Context: an optimization exercise on an open-source flow, tuned for a short achievable clock period and few clock cycles. The choices shown serve that exercise and are no tape-out recipe.
In this exercise RTL edits were held to simulation tests only and were not proved equivalent to the original.
Some runs may be left out. An edit can pass the tests and still lose a function that they never use.

### Wires at chosen ports, followed through buffers, run 1

Scale bar: 50 um.
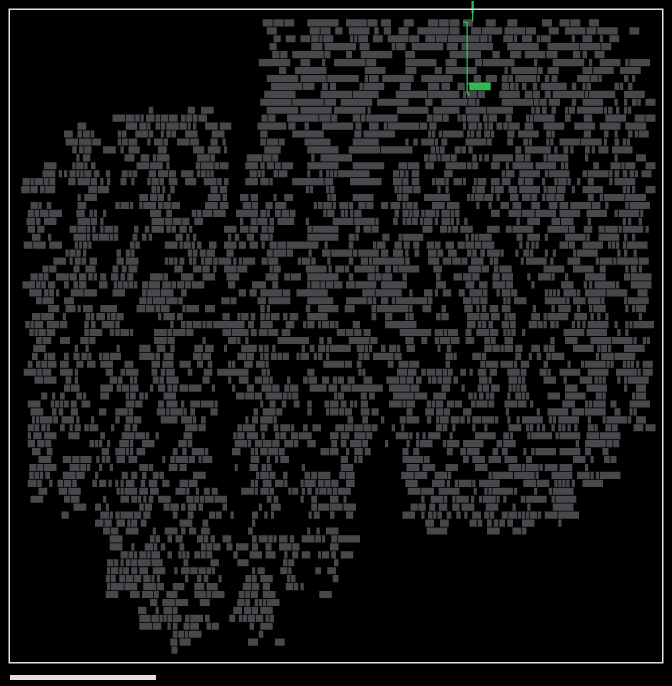
### The worst timing path, run 1

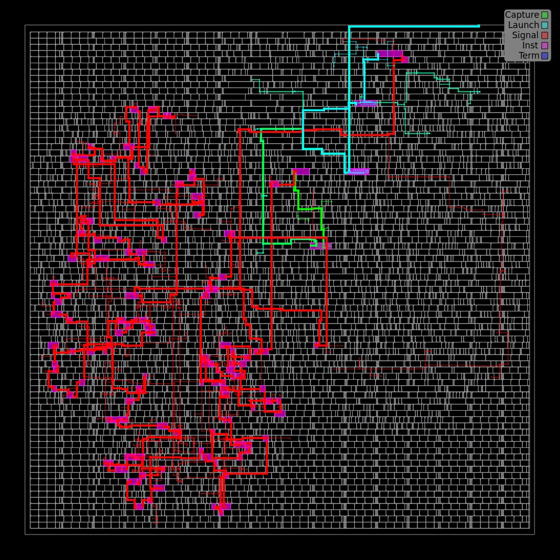
### The metal 1 layer, run 1

Scale bar: 50 um. Supply wires on this layer in gray.
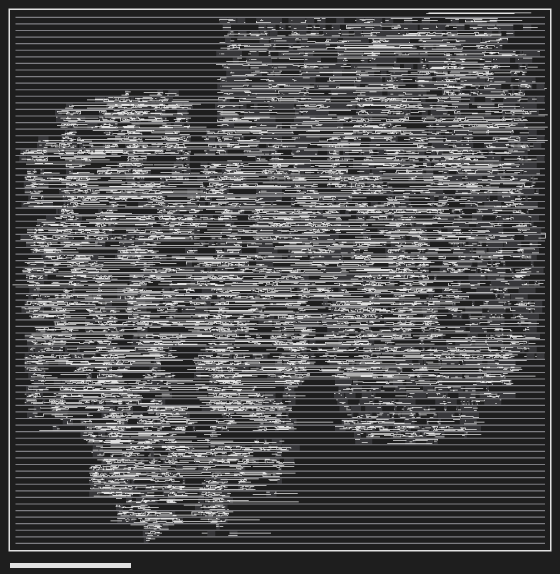
$ cat design/flow/run.sh
#!/bin/bash
# synth_recipe.tcl (not shown) runs the flow's synth.tcl, then flattens the netlist and writes it again
# the make line also repeats each setting of config.mk as NAME=value (left out here)
make -C /OpenROAD-flow-scripts/flow DESIGN_CONFIG=/design/flow/config.mk WORK_HOME=/design/flow/orfs CLKGATE_MAP_FILE= SYNTH_SCRIPT=/design/flow/synth_recipe.tcl finish
$ cat design/flow/config.mk
export PLATFORM = sky130hd
export DESIGN_NAME = CPU
export DESIGN_NICKNAME = CPU
export VERILOG_FILES = /design/flow/design.v
export SDC_FILE = /design/flow/constraint.sdc
export NUM_CORES = 4
export LEC_CHECK = 0
export CAP_MARGIN = 20
export CORE_MARGIN = 2
export CORE_UTILIZATION = 40
export PLACE_DENSITY = 0.6
export SLEW_MARGIN = 20
$ cat design/flow/constraint.sdc
create_clock -name core_clock -period 42.0 [get_ports {clk}]
set_input_delay 8.4000 -clock core_clock [delete_from_list [all_inputs] [get_ports {clk}]]
set_output_delay 8.4000 -clock core_clock [all_outputs]
set_load 0.01 [all_outputs]
$ cat design/flow/design.v
module CPU(clk, rst, memoryData, memoryAddress, dataOut, readSignal, writeSignal, AC);
input clk;
input rst;  
input [15:0] memoryData;
reg [3:0] state;
reg [5:0] PC;
reg [10:0] MAR;
reg signed [15:0] MBR;
reg [3:0] opcode;
reg M;
reg [15:0] IR;
reg zeroFlag, overflowFlag, carryFlag, negativeFlag;
output reg readSignal;
output reg writeSignal;
output reg signed [15:0] AC;
output reg [15:0] dataOut; 
output reg [10:0] memoryAddress;
reg signed [15:0] result;
parameter Load = 4'd1, Store = 4'd2, Add = 4'd3, Sub = 4'd4, Mul = 4'd5, Div = 4'd6 , Branch = 4'd7, BRZ = 4'd8;
always @ (posedge clk) begin
	if (rst) begin
	PC <= 0;
	state = 0;
	AC <= 0;
	dataOut <= 0;
	memoryAddress <= 0;
	zeroFlag = 0;
	overflowFlag = 0;
	carryFlag = 0;
	negativeFlag = 0;
	readSignal = 1;
	writeSignal = 0;
	end
	else
	case (state)
		0: begin  
			MAR <= PC;
			state = 1;
		end
		1: begin  
			writeSignal = 0;
			readSignal = 1;
			memoryAddress <= MAR;
			PC <= PC + 1;
			state = 2;
		end
		2:state = 3;  
		3: begin
			MBR <= memoryData;
			state = 4;
		end
		4: begin
			IR <= MBR;
			state = 5;
		end
		5: begin  
			opcode <= IR[15:12];
			M <= IR[11];
			MAR <= IR[10:0];
			state = 6;
		end
		6: begin
				if (opcode == Branch) begin  
					PC <= MAR; 
					state = 0;
				end
				else if (opcode == BRZ) begin  
					if(zeroFlag == 1 && M == 1) begin
						PC <= MAR;
						state = 0;
					end
					else begin
						state = 0;
					end
				end
				else begin
					state = 7;
				end
		end
		7: begin
			if (opcode == Store) begin
				memoryAddress <= MAR;
			end
			state = 8;
		end
		8: begin
			if (opcode == Store) begin  
				writeSignal = 1;
				readSignal = 0;
				dataOut <= AC;
				state = 0;
			end
			else begin
				state = 9;
			end
		end
		9: begin
			writeSignal = 0;
			readSignal = 1;
			if(M == 1) begin
				memoryAddress <= MAR;
			end
			state = 10;
			end
		10: begin
			state = 11;
		end
		11: begin
			if (M == 1) begin
				MBR <= memoryData;
			end
			else if (M == 0) begin
				MBR <= $signed(IR[10:0]);
			end
			state = 12;
		end
		12: begin  
			if (opcode == Load) begin  
				AC <= MBR;
				state = 0;
			end
			else if (opcode != Add && opcode != Sub && opcode != Mul && opcode != Div) begin  
				state = 0;
			end
			else begin
				case(opcode)
				Add :  
					begin
					{carryFlag, result} = AC + MBR;
					zeroFlag = (result==0)? 1:0;
					if(AC[15]==MBR[15]) begin
					  if(MBR[15]==result[15])begin
					  overflowFlag = 0;
					  end
					  else begin
					  overflowFlag = 1;
					  end
					end
					else begin
					overflowFlag = 0;
					end						
					negativeFlag =(result[15]==1)? 1:0;	
					end
				Sub :  
					begin
					{carryFlag, result} = AC - MBR;
					zeroFlag = (result==0)? 1:0;
					if(AC[15]==MBR[15]) begin
					  if(MBR[15]==result[15])begin
					  overflowFlag = 0;
					  end
					  else begin
					  overflowFlag = 1;
					  end
					end
					else begin
					overflowFlag = 0;
					end
					negativeFlag =(result[15]==1)? 1:0;
					end
				Mul :  
					begin
					result = AC * MBR;
					zeroFlag = (result==0)? 1:0;
					if(result > 16'h0FFF || result < 16'hF000) begin
					overflowFlag = 1;
					end
					else begin
						overflowFlag = 0;
					end
					negativeFlag =(result[15]==1)? 1:0;
					end	
				Div :  
					begin
					if (MBR == 0) result = 0;  
					else result = AC / MBR;
					zeroFlag = (result==0)? 1:0;
					negativeFlag =(result[15]==1)? 1:0;
					end						
			endcase  
			AC <= result;
			state = 0;
			end
		end
	endcase
end
endmodule
==> impl_metrics.csv, run 1 <==
group,metric,value,unit
critical_path,crit_top_cell,"ha_1",
worst_hold_path,worstHoldPathCells,0,
global_routing,track_usage,25.9,%
critical_path,critical_path_class,"flop to flop",
synthesis,syn_nets,2743,
timing,hold_violations,0,
die,dieArea,0.0499,mm2
clock_tree,cts_tree,"done",
timing,max_freq,26.9,MHz
run_status,outcome,"timing/DRC/antenna clean",
placement,hpwl,49400,um
synthesis,synth.largest_area_cell,"ha_1",
global_routing,grt_pass1_wl,102000,um
timing,tightest_slew,1030,ps
critical_path,crit_required,42320,ps
layout,antenna_cells,0,
die,die_w,223,um
layout,layout_common_cells,"nand2_1 (246), ha_1 (230), nor2_1 (211)",
critical_path,startpoint,"MBR[1]$_DFFE_PP_",
die,io_pins,63,
critical_path,critPathMaxStageDelay,790,ps
routing,dr.pass1.iters,15,
routing,viasPerCell,6.02,
timing,maxSlewViolCount,0,
global_routing,grt-ovfl-total,0,
layout,drive_gt1_share,8.02,%
layout,nets,2746,
clock_tree,postCtsSetupBuffers,0,
global_routing,grt_pass1_vias,18000,
critical_path,r2r-end,"AC[15]$_SDFFE_PP0P_",
worst_hold_path,hold_path_class,"flop to flop",
timing,period_share,88.4,%
timing,max_slew_margin,31.2,%
worst_hold_path,min_to,"opcode[1]$_DFFE_PP_",
routing,wl_per_cell,21.5,um
global_routing,grt_max_degree,60,
synthesis,ys_ff_latch,120,
synthesis,synth_edf_count,64,
global_routing,antenna_found_initial,0,
critical_path,r2r_cells,126,
clock_tree,clk_pin_slew,60,ps
placement,io_buffer_count,62,
critical_path,r2r_start,"MBR[1]$_DFFE_PP_",
synthesis,synth_flop_cell,"edfxtp_1",
synthesis,synthArstFlopShare,0,%
timing,whs,418,ps
critical_path,critPathSlowestCell,"o311ai_1",
clock_tree,cts-buffers-inserted,17,
clock_tree,htree_levels,4,
run,maxCapViolCount,0,
critical_path,r2r_setup_slack,4890,ps
die,fp-row-count,80,
layout,area_delta_synth_final,9.59,%
timing,setup_violations,0,
clock_tree,ctsResizeCount,0,
synthesis,synth_warnings,1,
die,start_util,40.4,%
clock_tree,clock-sinks,120,
synthesis,ys_top_cells_by_area,"ha_1 (15%), edfxtp_1 (10%), fa_1 (8.4%), dfxtp_1 (5.8%), xnor2_1 (5.5%)",
routing,antenna_left,0,
layout,layout.cells.most_common,"nand2_1",
Testbench counts for the RTL of run 1, summed over its fixed seeds: cycles 115,682.
-- 'Wires at chosen ports, followed through buffers' (at the start) --
legend:
  readSignal:
    color: green
    direction: output
    end_cells: 1
    buffers: 1
    wire: 38.1 um

-- 'The worst timing path' (at the start) --
Period minus WS final: 37,110 ps
Final Util: 44.3%

-- 'The metal 1 layer' (at the start) --
longest straight run: 62.6 um
nets with wire on the layer: 2,590
Vias: 18,300
M1 GR Usage: 34.3%
Post-Route WL: 65,500 um

[run 1: routing by layer]
| layer | global-route usage, % | vias to the layer above | share of wire, % |
|---|---|---|---|
| met4 | 9.25 | 0 | 3.5 |
| li1 | - | 8654 | - |
| met5 | 0 | - | 0 |
| met3 | 3.67 | 141 | 7.8 |
| met1 | 34.3 | 8768 | 43 |
| met2 | 43.3 | 772 | 46 |
[run 1: per-stage QoR]
stage               setup WS [ps]  util (%)
global placement             6310      43.1
detailed placement           5460      43.1
global route                 2020      44.3
floorplan                   10540         -
CTS                          5390      44.3
finish                       4890      44.3
[run 1: worst max-delay path, delay by kind of cell (launching register included)]
kind / cells / cell delay (ps)
fa+ha+maj: 16 / 5070
mux: 4 / 1430
simple gates: 41 / 13560
buf+inv: 6 / 1250
xor+xnor: 1 / 400
flops: 1 / 350
compound gates: 58 / 14840
[run 1: Yosys cell counts (all sizes together) (14+ instances only)]
master,count
mux2,42
and2,61
o211ai,23
or3,26
mux2i,26
nor3,56
fa,81
inv,174
clkbuf,105
or2,23
nand2,247
a211oi,21
nor2,212
a21oi,160
o21a,34
nand3,57
edfxtp,64
nor4,25
a21o,45
nor2b,25
o41ai,19
and3,17
nand2b,26
buf,25
ha,230
a31oi,32
o31ai,19
dfxtp,56
xor2,57
o21ai,99
nand4,14
xnor2,121
[run 1: cells by family after synthesis]
logic type               after synthesis  share of synthesized area, %
AND/OR/NAND/NOR                      840                          21.6
AO/OA/AOI/OAI                        593                          21.1
adder cells (fa/ha/maj)              311                          23.4
buffers and inverters                304                          6.16
XOR/XNOR                             178                          8.10
flip-flops                           120                          15.8
multiplexers                          68                          3.81
[run 1: sequential cells by signal (all words and copies together), names as in the netlist]
name and count:
AC 16, zeroFlag 1, IR 16, MAR 11
memoryAddress 11, state 4, PC 6, result 16
MBR 16, readSignal 1, opcode 4, M 1
dataOut 16, writeSignal 1
[run 1: final cells by class]
type | count | area, um2
fill | 4785 | 26600
multi-input combinational | 1990 | 15100
sequential | 120 | 3040
timing repair buffer | 114 | 1010
tap | 615 | 769
inverter | 174 | 653
clock buffer | 17 | 425
clock inverter | 15 | 125
==> run 2: a larger rewrite; changed files in full <==
==> design/flow/design.v <==
module CPU(clk, rst, memoryData, memoryAddress, dataOut, readSignal, writeSignal, AC);
input clk;
input rst;  
input [15:0] memoryData;
output reg readSignal;
output reg writeSignal;
output reg signed [15:0] AC;
output reg [15:0] dataOut;
output reg [10:0] memoryAddress;
localparam K_NONE = 2'd0, K_INSTR = 2'd1, K_OPER = 2'd2;
localparam DV_IDLE = 2'd0, DV_ITER = 2'd1, DV_FIX = 2'd2;
reg        ZF;
reg  [5:0] PC;             
reg  [1:0] bt_kind;        
reg  [1:0] bt_idx;         
reg  [5:0] bt_pc;          
reg  [1:0] dt_kind;        
reg  [1:0] dt_idx;
reg  [5:0] dt_pc;
reg [15:0] iq_ir [0:3];
reg  [5:0] iq_pc [0:3];
reg  [2:0] iq_cnt;
reg  [2:0] fk [0:3];       
reg [15:0] fo [0:3];       
reg  [3:0] fv;             
reg  [1:0] hp;             
reg  [2:0] fc;             
reg  [1:0] dv_st;
reg [15:0] dv_r;
reg [18:0] dv_d;
reg [15:0] dv_q;
reg  [1:0] dv_cnt;
reg        dv_neg;
wire        h_ready = (fc != 0) && fv[hp] && (dv_st == DV_IDLE);
wire  [2:0] h_k = fk[hp];
wire [15:0] h_o = fo[hp];
wire        sa = AC[15];
wire        sb = h_o[15];
wire [15:0] ua = sa ? -AC : AC;
wire [15:0] ub = sb ? -h_o : h_o;
wire        dv_zero = (ub == 16'd0) || (ua < ub);
function [3:0] msb16;
  input [15:0] v;
  integer i;
  begin
    msb16 = 4'd0;
    for (i = 0; i < 16; i = i + 1)
      if (v[i]) msb16 = i[3:0];
  end
endfunction
wire [3:0] n_a = msb16(ua);
wire [3:0] n_b = msb16(ub);
wire [3:0] n_diff = n_a - n_b;        
wire [1:0] dv_c = n_diff[3:2];
reg  [18:0] d_init;
always @* begin
  case (dv_c)
    2'd0: d_init = {3'b0, ub} << 3;
    2'd1: d_init = {3'b0, ub} << 7;
    2'd2: d_init = {3'b0, ub} << 11;
    default: d_init = {3'b0, ub} << 15;
  endcase
end
reg [15:0] it_r;
reg [18:0] it_d;
reg [15:0] it_q;
reg [16:0] it_t;
integer j;
always @* begin
  it_r = dv_r; it_d = dv_d; it_q = dv_q;
  for (j = 0; j < 4; j = j + 1) begin
    it_t = {1'b0, it_r} - {1'b0, it_d[15:0]};
    if (it_d[18:16] == 3'd0 && !it_t[16]) begin
      it_r = it_t[15:0];
      it_q = {it_q[14:0], 1'b1};
    end else
      it_q = {it_q[14:0], 1'b0};
    it_d = it_d >> 1;
  end
end
wire [15:0] dv_res = dv_neg ? -dv_q : dv_q;
reg [15:0] alu;
always @* begin
  case (h_k)
    3'd1: alu = h_o;
    3'd3: alu = AC + h_o;
    3'd4: alu = AC - h_o;
    3'd5: alu = AC * h_o;
    default: alu = 16'd0;    
  endcase
end
wire h_exec  = h_ready && (h_k != 3'd6 || dv_zero);    
wire h_dvst  = h_ready && (h_k == 3'd6) && !dv_zero;   
reg [15:0] ac_n;
reg        zf_n;
always @* begin
  ac_n = AC; zf_n = ZF;
  if (dv_st == DV_FIX) begin
    ac_n = dv_res; zf_n = (dv_res == 16'd0);
  end else if (h_exec) begin
    ac_n = alu;
    if (h_k != 3'd1) zf_n = (alu == 16'd0);
  end
end
wire ex_final = (dv_st == DV_IDLE && (fc == 0 || (fc == 1 && fv[hp] && h_k != 3'd6)))
             || (dv_st == DV_FIX && fc == 0);
wire ex_empty = (dv_st == DV_IDLE) && (fc == 0);
wire        md_ins = (dt_kind == K_INSTR);
wire        cur_iq = (iq_cnt != 0);
wire        cur_v  = cur_iq || md_ins;
wire [15:0] cur    = cur_iq ? iq_ir[0] : memoryData;
wire  [5:0] cur_pc = cur_iq ? iq_pc[0] : dt_pc;
wire  [3:0] c_op   = cur[15:12];
wire        c_m    = cur[11];
wire [10:0] c_a    = cur[10:0];
wire c_alu   = (c_op == 4'd1) || (c_op == 4'd3) || (c_op == 4'd4) || (c_op == 4'd5) || (c_op == 4'd6);
wire c_mem   = c_alu && c_m;
wire c_imm   = c_alu && !c_m;
wire c_st    = (c_op == 4'd2);
wire c_br    = (c_op == 4'd7);
wire c_brz   = (c_op == 4'd8);
wire fq_room = (fc != 3'd4);
reg        consume, take, flush, use_bus;
always @* begin
  consume = 1'b0; take = 1'b0; flush = 1'b0; use_bus = 1'b0;
  if (cur_v) begin
    if (c_alu) begin
      consume = fq_room;
      use_bus = fq_room && c_m;
    end else if (c_st) begin
      consume = ex_final;
      use_bus = ex_final;
      flush = ex_final && (c_a[10:6] == 5'd0);
    end else if (c_br) begin
      consume = 1'b1; take = 1'b1; use_bus = 1'b1; flush = 1'b1;
    end else if (c_brz) begin
      consume = ex_empty;
      take = ex_empty && ZF && c_m;
      use_bus = take; flush = take;
    end else
      consume = 1'b1;
  end
end
wire push = consume && c_alu;
wire [1:0] tail = hp + fc[1:0];
reg [2:0] iqn_cnt;
reg [15:0] iqn_ir [0:3];
reg [5:0] iqn_pc [0:3];
integer q;
always @* begin
  for (q = 0; q < 4; q = q + 1) begin
    iqn_ir[q] = iq_ir[q]; iqn_pc[q] = iq_pc[q];
  end
  iqn_cnt = iq_cnt;
  if (consume && cur_iq) begin
    for (q = 0; q < 3; q = q + 1) begin
      iqn_ir[q] = iq_ir[q+1]; iqn_pc[q] = iq_pc[q+1];
    end
    iqn_cnt = iq_cnt - 3'd1;
  end
  if (md_ins && !(consume && !cur_iq)) begin
    iqn_ir[iqn_cnt[1:0]] = memoryData;
    iqn_pc[iqn_cnt[1:0]] = dt_pc;
    iqn_cnt = iqn_cnt + 3'd1;
  end
  if (flush) iqn_cnt = 3'd0;
end
wire bt_fetch_live = (bt_kind == K_INSTR) && !flush;
wire fetch_ok = !use_bus && ({1'b0, iqn_cnt} + {3'b0, bt_fetch_live} < 4'd4);
integer i;
always @(posedge clk) begin
  if (rst) begin
    PC <= 6'd1;
    AC <= 16'd0;
    ZF <= 1'b0;
    dataOut <= 16'd0;
    memoryAddress <= 11'd0;
    readSignal <= 1'b1;
    writeSignal <= 1'b0;
    bt_kind <= K_INSTR;
    bt_pc <= 6'd0;
    bt_idx <= 2'd0;
    dt_kind <= K_NONE;
    dt_pc <= 6'd0;
    dt_idx <= 2'd0;
    iq_cnt <= 3'd0;
    fv <= 4'd0;
    hp <= 2'd0;
    fc <= 3'd0;
    dv_st <= DV_IDLE;
  end else begin
    AC <= ac_n;
    ZF <= zf_n;
    case (dv_st)
      DV_IDLE: if (h_dvst) begin
        dv_st <= DV_ITER;
        dv_r <= ua;
        dv_d <= d_init;
        dv_q <= 16'd0;
        dv_cnt <= dv_c;
        dv_neg <= sa ^ sb;
      end
      DV_ITER: begin
        dv_r <= it_r;
        dv_d <= it_d;
        dv_q <= it_q;
        dv_cnt <= dv_cnt - 2'd1;
        if (dv_cnt == 2'd0) dv_st <= DV_FIX;
      end
      default: dv_st <= DV_IDLE;
    endcase
    if (dt_kind == K_OPER) begin
      fo[dt_idx] <= memoryData;
      fv[dt_idx] <= 1'b1;
    end
    if (push) begin
      fk[tail] <= c_op[2:0];
      if (!c_m) begin
        fo[tail] <= {{5{c_a[10]}}, c_a};
        fv[tail] <= 1'b1;
      end else
        fv[tail] <= 1'b0;
    end
    if (h_ready) hp <= hp + 2'd1;
    fc <= fc + {2'b0, push} - {2'b0, h_ready};
    for (i = 0; i < 4; i = i + 1) begin
      iq_ir[i] <= iqn_ir[i];
      iq_pc[i] <= iqn_pc[i];
    end
    iq_cnt <= iqn_cnt;
    dt_kind <= (bt_kind == K_INSTR && flush) ? K_NONE : bt_kind;
    dt_idx <= bt_idx;
    dt_pc <= bt_pc;
    if (use_bus && c_mem) begin
      memoryAddress <= c_a;
      readSignal <= 1'b1; writeSignal <= 1'b0;
      bt_kind <= K_OPER; bt_idx <= tail;
    end else if (use_bus && c_st) begin
      memoryAddress <= c_a;
      dataOut <= ac_n;
      readSignal <= 1'b0; writeSignal <= 1'b1;
      bt_kind <= K_NONE;
      if (flush) PC <= cur_pc + 6'd1;
    end else if (use_bus) begin    
      memoryAddress <= {5'd0, c_a[5:0]};
      readSignal <= 1'b1; writeSignal <= 1'b0;
      bt_kind <= K_INSTR; bt_pc <= c_a[5:0];
      PC <= c_a[5:0] + 6'd1;
    end else if (fetch_ok) begin
      memoryAddress <= {5'd0, PC};
      readSignal <= 1'b1; writeSignal <= 1'b0;
      bt_kind <= K_INSTR; bt_pc <= PC;
      PC <= PC + 6'd1;
    end else begin
      readSignal <= 1'b0; writeSignal <= 1'b0;
      bt_kind <= K_NONE;
    end
  end
end
endmodule
### The metal 1 layer, run 2

Scale bar: 100 um. Supply wires on this layer in gray.
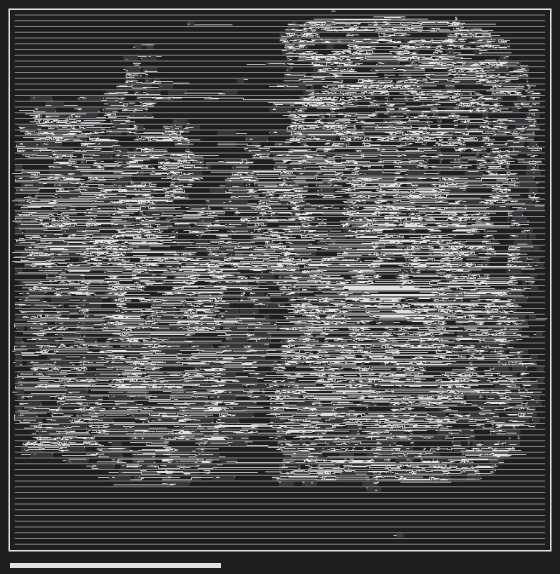
share of all routed wire: 47%
main direction: horizontal
wire length on this layer: 34.4 mm
longest straight run: 63.5 um

### Wires at chosen ports, followed through buffers, run 2

Scale bar: 100 um.
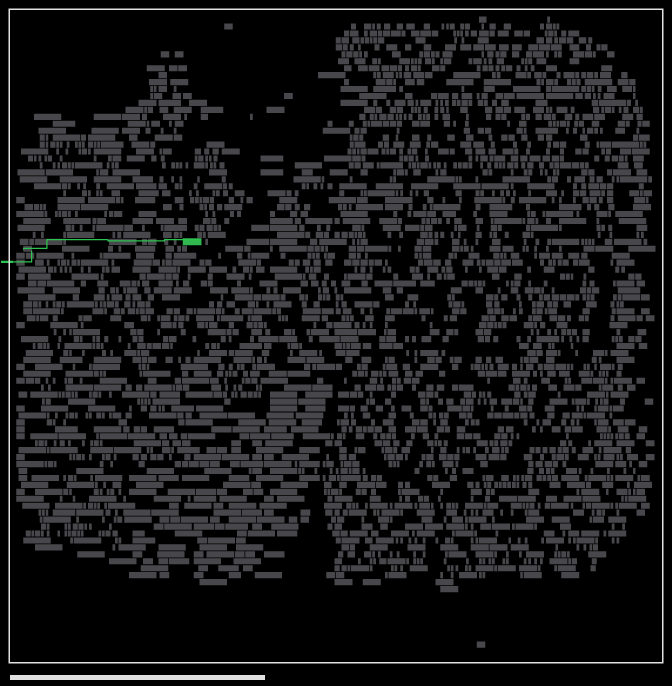
legend:
  readSignal:
    color: green
    direction: output
    end_cells: 1
    buffers: 1
    wire: 86.5 um
Top Ports: 63
PortBufs: 62

==> impl_metrics.csv, run 2 <==
group,metric,value,unit
layout,area_delta_synth_final,10.0,%
layout,top_regs,"fo x64, iq_ir x64, iq_pc x24",
critical_path,critical_path_class,"input port to flop",
synthesis,synth.largest_area_cell,"edfxtp_1",
clock_tree,cts-buffers-inserted,35,
critical_path,cp-end-kind,"flop",
routing,antenna_left,0,
timing,tightest_slew,1060,ps
routing,maxUsedRoutingLayer,"met5",
routing,drcViolationCount,0,
critical_path,crit_required,42400,ps
timing,period_share,34.1,%
timing,rsz0062_at_grt,"false",
placement,place_ws,27050,ps
routing,dr.pass1.iters,6,
global_routing,track_usage,22.2,%
critical_path,crit_top_cell,"a2111oi_0",
timing,fin_worst_skew,23.7,ps
timing,maxSlewViolCount,0,
global_routing,use_met3,2.82,%
clock_tree,clk_latency,570,ps
global_routing,grt_pass1_wl,116000,um
global_routing,grt_max_degree,75,
synthesis,ys_top_cells_by_area,"edfxtp_1 (26%), ha_1 (8.0%), dfxtp_1 (7.0%), fa_1 (6.8%), nand2_1 (4.8%)",
die,fp.dieH,255,um
run,maxCapViolCount,0,
global_routing,antenna_found_initial,1,
clock_tree,ctsHoldBuffers,0,
synthesis,postSynthAreaPerCell,9.11,um2
clock_tree,clk_pin_slew,60,ps
synthesis,synth_cell_types,90,
routing,wirelength_met1,34400,um
layout,layout.cells.most_common,"nand2_1",
critical_path,critPathSlowestCell,"nor4_2",
global_routing,use_met2,35.5,%
layout,fillers,6073,
clock_tree,cts_tree,"done",
clock_tree,clock-sinks,306,
routing,viasPerCell,5.66,
worst_hold_path,hold_path_class,"flop to flop",
die,fp-row-count,92,
synthesis,syn_area,0.0253,mm2
placement,dp.cells,3577,
synthesis,synth_cells,2774,
synthesis,synth.most_common_cell,"nand2_1",
synthesis,yosys-top-cells-count,"nand2_1 (323), nor2_1 (275), edfxtp_1 (218)",
global_routing,grt_pass1_vias,20100,
synthesis,synth_flop_cell,"edfxtp_1",
critical_path,cp-start-kind,"input port",
placement,hpwl,53500,um
critical_path,crit_chain,"clkdlybuf4s50_1, nor2_1, mux2i_1, a2111oi_0, nor4_2, and2_2, buf_4, xnor2_1, ha_1, a211oi_1, a2111oi_0, a41oi_2, and3_1, o211ai_1, or2_1, a31oi_1",
timing,max_slew_margin,29.4,%
routing,via_count,20600,
clock_tree,htree_levels,2,
routing,wl_met2,33200,um
synthesis,ys_seq_area_share,32.9,%
global_routing,busiest_layer,"met2",
routing,totalWireLength,73400,um
clock_tree,postCtsSetupBuffers,0,
die,dieArea,0.0652,mm2
run_status,outcome,"timing/DRC/antenna clean",
timing,fin_setup_tns,0,ps
clock_tree,cts-root-buf,"clkbuf_16",
synthesis,ys_ff_latch,306,
layout,nets,3034,
synthesis,yosysTopAreaCellShare,25.9,%
routing,drtIter0Drc,1770,
synthesis,synthArstFlopShare,0,%
synthesis,syn_nets,3040,
clock_tree,ctsResizeCount,0,
die,core_area,0.0627,mm2
global_routing,grt-ovfl-total,0,
timing,hold_violations,0,
layout,drive_gt1_share,8.38,%
critical_path,critPathMaxStageDelay,870,ps
die,die_w,255,um
critical_path,worstPathArrival,14730,ps
global_routing,gr-usage-met1,31.9,%
critical_path,critPathMaxFanout,69,
die,start_util,40.3,%
synthesis,synth_warnings,5,
routing,wl_per_cell,20.2,um
clock_tree,cts.path.max_buffers,3,
timing,setup_violations,0,
layout,layout_common_cells,"nand2_1 (322), nor2_1 (274), edfxtp_1 (218)",
routing,route.met3.wl,4140,um
placement,globalplace.congestion,0.940,
timing,max_freq,69.8,MHz
synthesis,synth_edf_count,218,
Testbench counts for the RTL of run 2, summed over its fixed seeds: cycles 17,690.
### The worst timing path, run 2

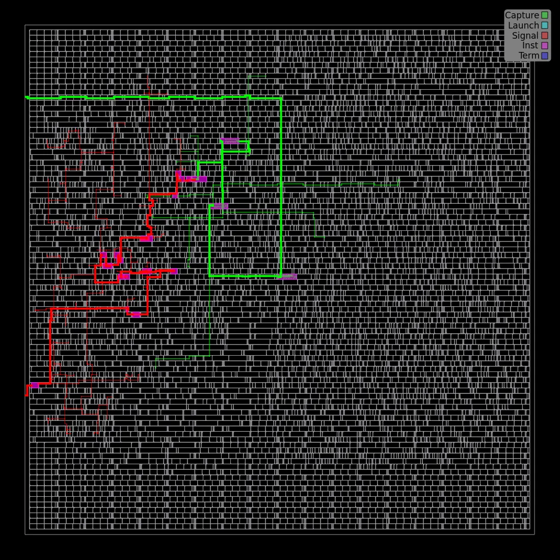
Period minus WS final: 14,330 ps
Final Util: 44.3%
worst setup margin: 27,670 ps
Finished Layout Cells: 3,642

### Cell sizes after repair, run 2

Scale bar: 100 um.
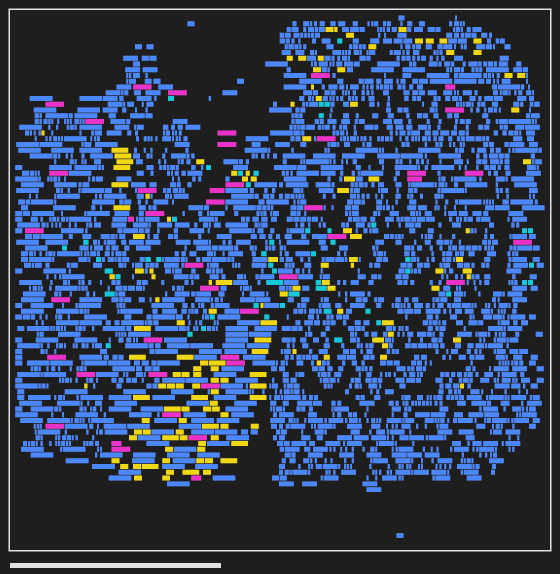
legend:
  _0 and _1 cells:
    color: blue
    cells: 2,560
    most_used: nand2_1
  _2 cells:
    color: yellow
    cells: 141
    most_used: mux2_2
  _3 and _4 cells:
    color: cyan
    cells: 50
    most_used: buf_4
  _6 and larger:
    color: magenta
    cells: 43
    most_used: clkbuf_16

## run 2: changes by cell type after synthesis, sizes merged, moves of 46 or more
cell	change
a31oi	+46
edfxtp	+154
ha	-68
mux2i	+52
nand2	+76
nor2	+64
## run 2: path summary, 6_finish.rpt
check,cells after the start,slack (ps),startpoint,to
hold reg to reg,1,450,bt_idx[0]$_SDFFE_PP0P_,dt_idx[0]$_SDFF_PP0_
setup reg to reg,49,28820,dv_r[0]$_DFFE_PP_,dv_r[13]$_DFFE_PP_
hold / removal,1,450,bt_idx[0]$_SDFFE_PP0P_,dt_idx[0]$_SDFF_PP0_
setup / recovery,16,27670,memoryData[14],PC[4]$_SDFFE_PP0P_
## run 2: worst max-delay path, delay by kind of cell
| family | cells | cell delay, ps |
|---|---|---|
| AOI/OAI and AO/OA | 6 | 1970 |
| and+or+nand+nor | 5 | 1870 |
| buffers and inverters | 2 | 1380 |
| muxes | 1 | 460 |
| adders and majority gates | 1 | 350 |
| xor gates and xnor gates | 1 | 270 |
## run 2: stage by stage
| stage | utilization, % | instance area, um2 | hold WS (ps) |
|---|---|---|---|
| 2_1_floorplan | - | 25300 | 437 |
| 3_3_place_gp | 42.5 | 26700 | 448 |
| 3_5_place_dp | 42.5 | 26700 | 453 |
| 4_1_cts | 44.3 | 27800 | 453 |
| 5_1_grt | 44.3 | 27800 | 460 |
| 6_report | 44.3 | 27800 | 455 |
## run 2: cells by family (layout without fill, tap and decap cells)
group                    count (synthesis)  after routing  share of synthesized area, %
AO/OA/AOI/OAI                          597            597                          15.5
XOR/XNOR                               154            154                          5.51
adder cells (fa/ha/maj)                248            248                          14.8
buffers and inverters                  347            367                          5.40
flip-flops                             306            306                          32.9
multiplexers                           175            175                          8.66
other                                    0              2                             0
AND/OR/NAND/NOR                        947            947                          17.2
## run 2: final cells by class
| class | count | area [um2] | area share, % |
|---|---|---|---|
| multi-input combinational | 2121 | 15600 | 56.3 |
| antenna | 2 | 5.00 | 0.0180 |
| sequential | 306 | 8310 | 29.9 |
| clock inverter | 11 | 95.1 | 0.342 |
| tap | 846 | 1060 | 3.81 |
| inverter | 202 | 761 | 2.74 |
| timing repair buffer | 102 | 916 | 3.29 |
| clock buffer | 52 | 1010 | 3.64 |

==> afterwards: timing with drivers on the ports <==
In the flow no input, the clock included, has a driving cell. The finished layouts below were timed again as built, in two steps.
Step 1, drivers: a clkbuf_16 drives clk and a buf_2 each remaining input, both assumed.
Step 2 adds t to the input delays and takes it off the output delays; t is the mean of the earliest and latest rising clock arrival at the registers after step 1. Input paths then give back, and output paths get back, about the clock's delay inside the block.
a / b / c = ideal ports / drivers / drivers and shift; a / b = the first two.
run | t, ns | slack for setup (ns) | hold WS [ns] | slew at the worst register clock pin (ns) | cell pins on the clock port's net
run 1 | 0.462 | 4.889 / 4.889 / 4.889 | 0.418 / 0.418 / 0.418 | 0.06 / 0.06 | 1
run 2 | 0.611 | 27.671 / 27.705 / 27.094 | 0.455 / 0.455 / 0.455 | 0.07 / 0.07 | 1
After both steps every run listed still meets setup and hold. For run 2, which loses most, drivers alone change the setup slack by +0.034 ns; drivers and shift together by -0.577 ns.
